What follows belongs to an exercise in optimizing a design on an open flow for small area and a short achievable clock period; a production flow would make more cautious choices. In this exercise RTL edits were held to simulation tests only and were not proved equivalent to the original.

Fig. 1: cell density map
The die is cut into 23 by 23 equal tiles; dark blue is low, red is high, 0 to 100% covered.
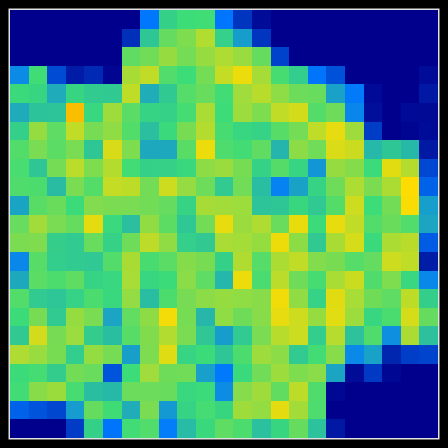
Fig. 2: wiring heat map
The die is cut into 23 by 23 equal tiles; dark blue is low, red is high, scaled to the fullest tile. Values are wire area over tile area, all layers added.
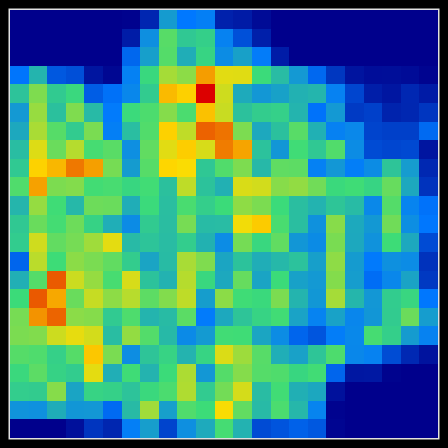
==> flow/design.v <==
`timescale 1ns / 1ps
module compff2(ce,clk,x1,img1,x2,img2,y1,img3,y2,img4);
input ce,clk;
input signed [15:0] x1,img1,x2,img2;
output reg signed [15:0] y1,img3,y2,img4;
always @(posedge clk)
begin
y1 <= x1+x2;
img3 <= img1+ img2 ;
y2 <= x1-x2;
img4 <= img1 - img2;
end
endmodule
`timescale 1ns / 1ps
module compff4(ce,clk,xa1,imga1,xa2,imga2,xa3,imga3,xa4,imga4,yb1,imgb1,yb2,imgb2,yb3,imgb3,yb4,imgb4);
input ce,clk;
input signed[15:0] xa1,imga1,xa2,imga2,xa3,imga3,xa4,imga4;
output reg signed [15:0]yb1,imgb1,yb2,imgb2,yb3,imgb3,yb4,imgb4;
wire signed [15:0] yc1,imgc1,yc2,imgc2,yc3,imgc3,yc4,imgc4;
compff2 a0(ce,clk,xa1,imga1,xa3,imga3,yc1,imgc1,yc2,imgc2);
compff2 a1(ce,clk,xa2,imga2,xa4,imga4,yc3,imgc3,yc4,imgc4);
always @(posedge clk)
begin 
yb1 <= yc1 + yc3;
imgb1 <= imgc1 + imgc3;
yb2 <= yc2 + imgc4;
imgb2 <=  imgc2 - yc4 ;
yb3 <= yc1 - yc3;
imgb3 <= imgc1 - imgc3;
yb4 <= yc2 - imgc4;
imgb4 <= imgc2 +  yc4 ;
end
endmodule
`timescale 1ns / 1ps
module compff8(ce,clk,xg1,imgg1,xg2,imgg2,xg3,imgg3,xg4,imgg4,xg5,imgg5,xg6,imgg6,xg7,imgg7,xg8,imgg8,yh1,imgh1,yh2,imgh2,yh3,imgh3,yh4,imgh4,yh5,imgh5,yh6,imgh6,yh7,imgh7,yh8,imgh8);
input ce,clk;
input signed[15:0] xg1,imgg1,xg2,imgg2,xg3,imgg3,xg4,imgg4,xg5,imgg5,xg6,imgg6,xg7,imgg7,xg8,imgg8;
output reg signed[15:0] yh1,imgh1,yh2,imgh2,yh3,imgh3,yh4,imgh4,yh5,imgh5,yh6,imgh6,yh7,imgh7,yh8,imgh8;
wire signed [15:0] ya[7:0],imga[7:0];
compff4 b1(ce,clk,xg1,imgg1,xg3,imgg3,xg5,imgg5,xg7,imgg7,ya[0],imga[0],ya[1],imga[1],ya[2],imga[2],ya[3],imga[3]);
compff4 b2(ce,clk,xg2,imgg2,xg4,imgg4,xg6,imgg6,xg8,imgg8,ya[4],imga[4],ya[5],imga[5],ya[6],imga[6],ya[7],imga[7]);
function signed [15:0] m707;
input signed [15:0] s;
reg signed [31:0] p;
begin
p = s * 32'sd23167 + 32'sd16384;
m707 = p[30:15];
end
endfunction
always @(posedge clk)                
begin
yh1 <= ya[0] + ya[4]  ;
imgh1 <= imga[0] + imga[4] ;
yh2 <= ya[1]+ m707(ya[5] + imga[5]) ;
imgh2 <= imga[1]+ m707(imga[5] - ya[5]) ;
yh3 <= ya[2] + imga[6];
imgh3 <= imga[2] - ya[6];
yh4 <= ya[3] + m707(imga[7] - ya[7]);
imgh4 <= imga[3] - m707(ya[7] + imga[7]);
yh5 <= ya[0] - ya[4];
imgh5 <= imga[0] - imga[4];
yh6 <= ya[1] - m707(ya[5] + imga[5]);
imgh6 <= imga[1] + m707( ya[5] - imga[5]);
yh7 <= ya[2] - imga[6];
imgh7 <= imga[2] + ya[6];
yh8 <= ya[3] + m707(ya[7] - imga[7]);
imgh8 <= imga[3] + m707(ya[7] + imga[7]);
end
endmodule
==> flow/run.sh <==
#!/bin/bash
# synth_recipe.tcl (not shown) runs the flow's synth.tcl, then flattens the netlist and writes it again
# the make line also repeats each setting of config.mk as NAME=value (left out here)
make -C /OpenROAD-flow-scripts/flow DESIGN_CONFIG=/design/flow/config.mk WORK_HOME=/design/flow/orfs CLKGATE_MAP_FILE= SYNTH_SCRIPT=/design/flow/synth_recipe.tcl finish
==> flow/config.mk <==
export PLATFORM = sky130hd
export DESIGN_NAME = compff8
export DESIGN_NICKNAME = compff8
export VERILOG_FILES = /design/flow/design.v
export SDC_FILE = /design/flow/constraint.sdc
export NUM_CORES = 4
export LEC_CHECK = 0
export CAP_MARGIN = 20
export CORE_MARGIN = 2
export CORE_UTILIZATION = 40
export SLEW_MARGIN = 20
==> flow/constraint.sdc <==
create_clock -name core_clock -period 12.0 [get_ports {clk}]
set_input_delay 2.4000 -clock core_clock [delete_from_list [all_inputs] [get_ports {clk}]]
set_output_delay 2.4000 -clock core_clock [all_outputs]
set_load 0.01 [all_outputs]
==> results_dict.tcl <==
set metrics [dict create \
    grt_max_degree 23 \
    hold_buffers 0 \
    yosysMostFrequentCell "inv_1" \
    max_freq_ghz 0.0908 \
    crit_path_start_kind "flop" \
    synth_edf_count 0 \
    ys_warn_count 3 \
    insertion_delay_ps 770 \
    setup_violations 0 \
    fillCellCount 19700 \
    num_vias 62900 \
    nets 12300 \
    finalHoldViolCount 0 \
    die_height_um 459 \
    cp.required_ps 12570 \
    antenna_found_initial 56 \
    crit_path_max_incr_delay_ps 640 \
    status "complete, no violations" \
    ant_nets 0 \
    synth_seq_cells 746 \
    worst_pin_slew_ps 1070 \
    io_pins 514 \
    die_area_um2 211000 \
    synth.area.top_cells "ha_1 (23%), dfxtp_1 (18%), fa_1 (18%)" \
    cts_buffers 89 \
    grt_pass1_vias 64100 \
    maxCapViolations 0 \
    cp.buffers_inverters 5 \
    cts_tree "built" \
    crit_path_max_fanout 8 \
    finClkSkew_ps 92.2 \
    dr.pass1.iters 6 \
    avgViaCountPerCell 5.03 \
    fin_setup_tns_ps 0 \
    arrival_ps 11590 \
    wl_per_cell_um 19.6 \
    grt_pass1_wl_mm 373 \
    hold_class "flop to flop" \
    die_width_um 459 \
    cts_htree_levels 3 \
    overflow 0 \
    grt_setup_unrepaired "no" \
    ys_async_sr_fraction 0 \
    relSlewSlack 0.281 \
    ys_types 89 \
    cp_top_family "adder cells" \
    cts_buffer_depth 3 \
    syn_to_final_growth_pct 14.2 \
    period_share 0.918 \
    slew_violations 0 \
    ys_seq_area_frac 0.180 \
    period_minus_slack_ps 11010 \
    cts_root_buf "clkbuf_16" \
    end_kind "flop" \
    cts.clk_slew.worst_paths_ps 60 \
]
Notes on Fig. 1 above:
mean over tiles	43%
tiles over 75% full	0.40%
emptiest ninth of the die	north-east
nearly empty tiles	15%
fullest tile	78%
CORE AREA: 205000 µm²
Initial Util: 0.403
Final Util: 0.461

Notes on Fig. 2 above:
tiles over half the peak	33%
fullest tile	0.50
mean over tiles	0.19
emptiest ninth of the die	north-east
nearly empty tiles	13%
WL final: 246 mm
gr usage total: 0.230

==> final timing paths <==
check	start	depth (start not counted)	slack [ps]	end
hold / removal	b1.a0.y1[3]$_DFF_P_	2	640	b1.yb1[3]$_DFF_P_
setup reg to reg	b2.imgb2[1]$_DFF_P_	37	990	imgh2[15]$_DFF_P_
hold reg to reg	b1.a0.y1[3]$_DFF_P_	2	640	b1.yb1[3]$_DFF_P_
setup / recovery	b2.imgb2[1]$_DFF_P_	37	990	imgh2[15]$_DFF_P_
==> through the flow <==
stage / setup WS, ps / instance area [µm²] / hold WS (ps) / cells
detailed placement: 828 / 91200 / 628 / 12300
finish: 985 / 94500 / 636 / 12500
CTS: 795 / 94500 / 639 / 12500
floorplan: 2190 / 82800 / 512 / 9194
global placement: 1020 / 91200 / 622 / 12300
global route: 273 / 94500 / 655 / 12500
==> cells by family after synthesis <==
family          count (synthesis)  synth area share
fa+ha+maj                    2265             0.408
buf+inv                      2245             0.102
compound gates               1594             0.126
simple gates                 1456            0.0873
xor+xnor                      876            0.0936
flops                         746             0.180
mux                            12           0.00148
==> final cells by class <==
cell class,instances,area (µm²),share of cell area
Clock buffer,105,2380,0.0251
Tap cell,2688,3360,0.0356
Inverter,2133,8010,0.0847
Antenna cell,25,62.6,0.000662
Multi-Input combinational cell,6203,59400,0.628
Timing Repair Buffer,562,5500,0.0582
Sequential cell,746,14900,0.158
Clock inverter,60,898,0.00950
==> cell usage in the layout, fill, tap and decap left out, types with 45 or more instances in the layout <==
cell type / Yosys / routed
clkdlybuf4s50_1: 0 / 512
a21o_1: 125 / 125
clkbuf_16: 0 / 89
o31ai_1: 46 / 46
a211oi_1: 63 / 63
xnor2_1: 634 / 629
and3_1: 97 / 97
nand3_1: 92 / 92
a2111oi_0: 60 / 60
o41ai_1: 50 / 50
o21bai_1: 142 / 142
fa_1: 730 / 730
o211ai_1: 58 / 58
a21oi_1: 521 / 521
ha_1: 1529 / 1529
o21ai_0: 293 / 293
nor3_1: 178 / 178
nand2_1: 180 / 180
nor2b_1: 134 / 134
and2_1: 45 / 45
buf_4: 6 / 50
nor2_1: 493 / 493
o21a_1: 46 / 46
xor2_1: 234 / 233
dfxtp_1: 746 / 746
inv_1: 2118 / 2118
nand2b_1: 48 / 48
or3_1: 57 / 57
==> metal layers <==
| metal | global-route usage | share of wire | vias up |
|---|---|---|---|
| met5 | 0 | 0.0011 | - |
| met4 | 0.0929 | 0.043 | 44 |
| met3 | 0.0347 | 0.049 | 326 |
| met2 | 0.378 | 0.46 | 1474 |
| met1 | 0.303 | 0.45 | 30300 |
| li1 | - | - | 30800 |
==> worst reg2reg max path, delay by kind of cell, from the launching register on <==
family	cells	cell delay (ps)
AND/OR/NAND/NOR	8	1950
buffers and inverters	5	610
AO/OA/AOI/OAI	12	2780
adder cells (fa/ha/maj)	9	3970
XOR/XNOR	3	1130
flip-flops	1	430
==> repair_timing <==
action	4_1_cts	5_1_grt
setup endpoints to repair	0	1
buffers inserted	0	0
gates resized for setup	0	1
hold endpoints to repair	0	0

port drivers added, routing unchanged:
No port has a modelled driver above. Below, the same layout with a new extraction and two added sets of constraints.
Step 1, drivers: a clkbuf_16 drives clk and a buf_2 each remaining input, both assumed.
Step 2 times the ports against the registers' clock, not the clock port: input delays grow and output delays shrink by t, the midpoint of the rising clock arrivals with the driver on.
Three values: ideal, step 1, step 2; two values: the first two.
shift t [ns]: 0.793
slack for setup (ns): 0.985 / 0.985 / 0.985
worst register clock-pin slew, ns: 0.07 / 0.07
After both steps this run still meets setup and hold. The setup slack of this run moves by 0.000 ns with the drivers and by 0.000 ns with both steps.
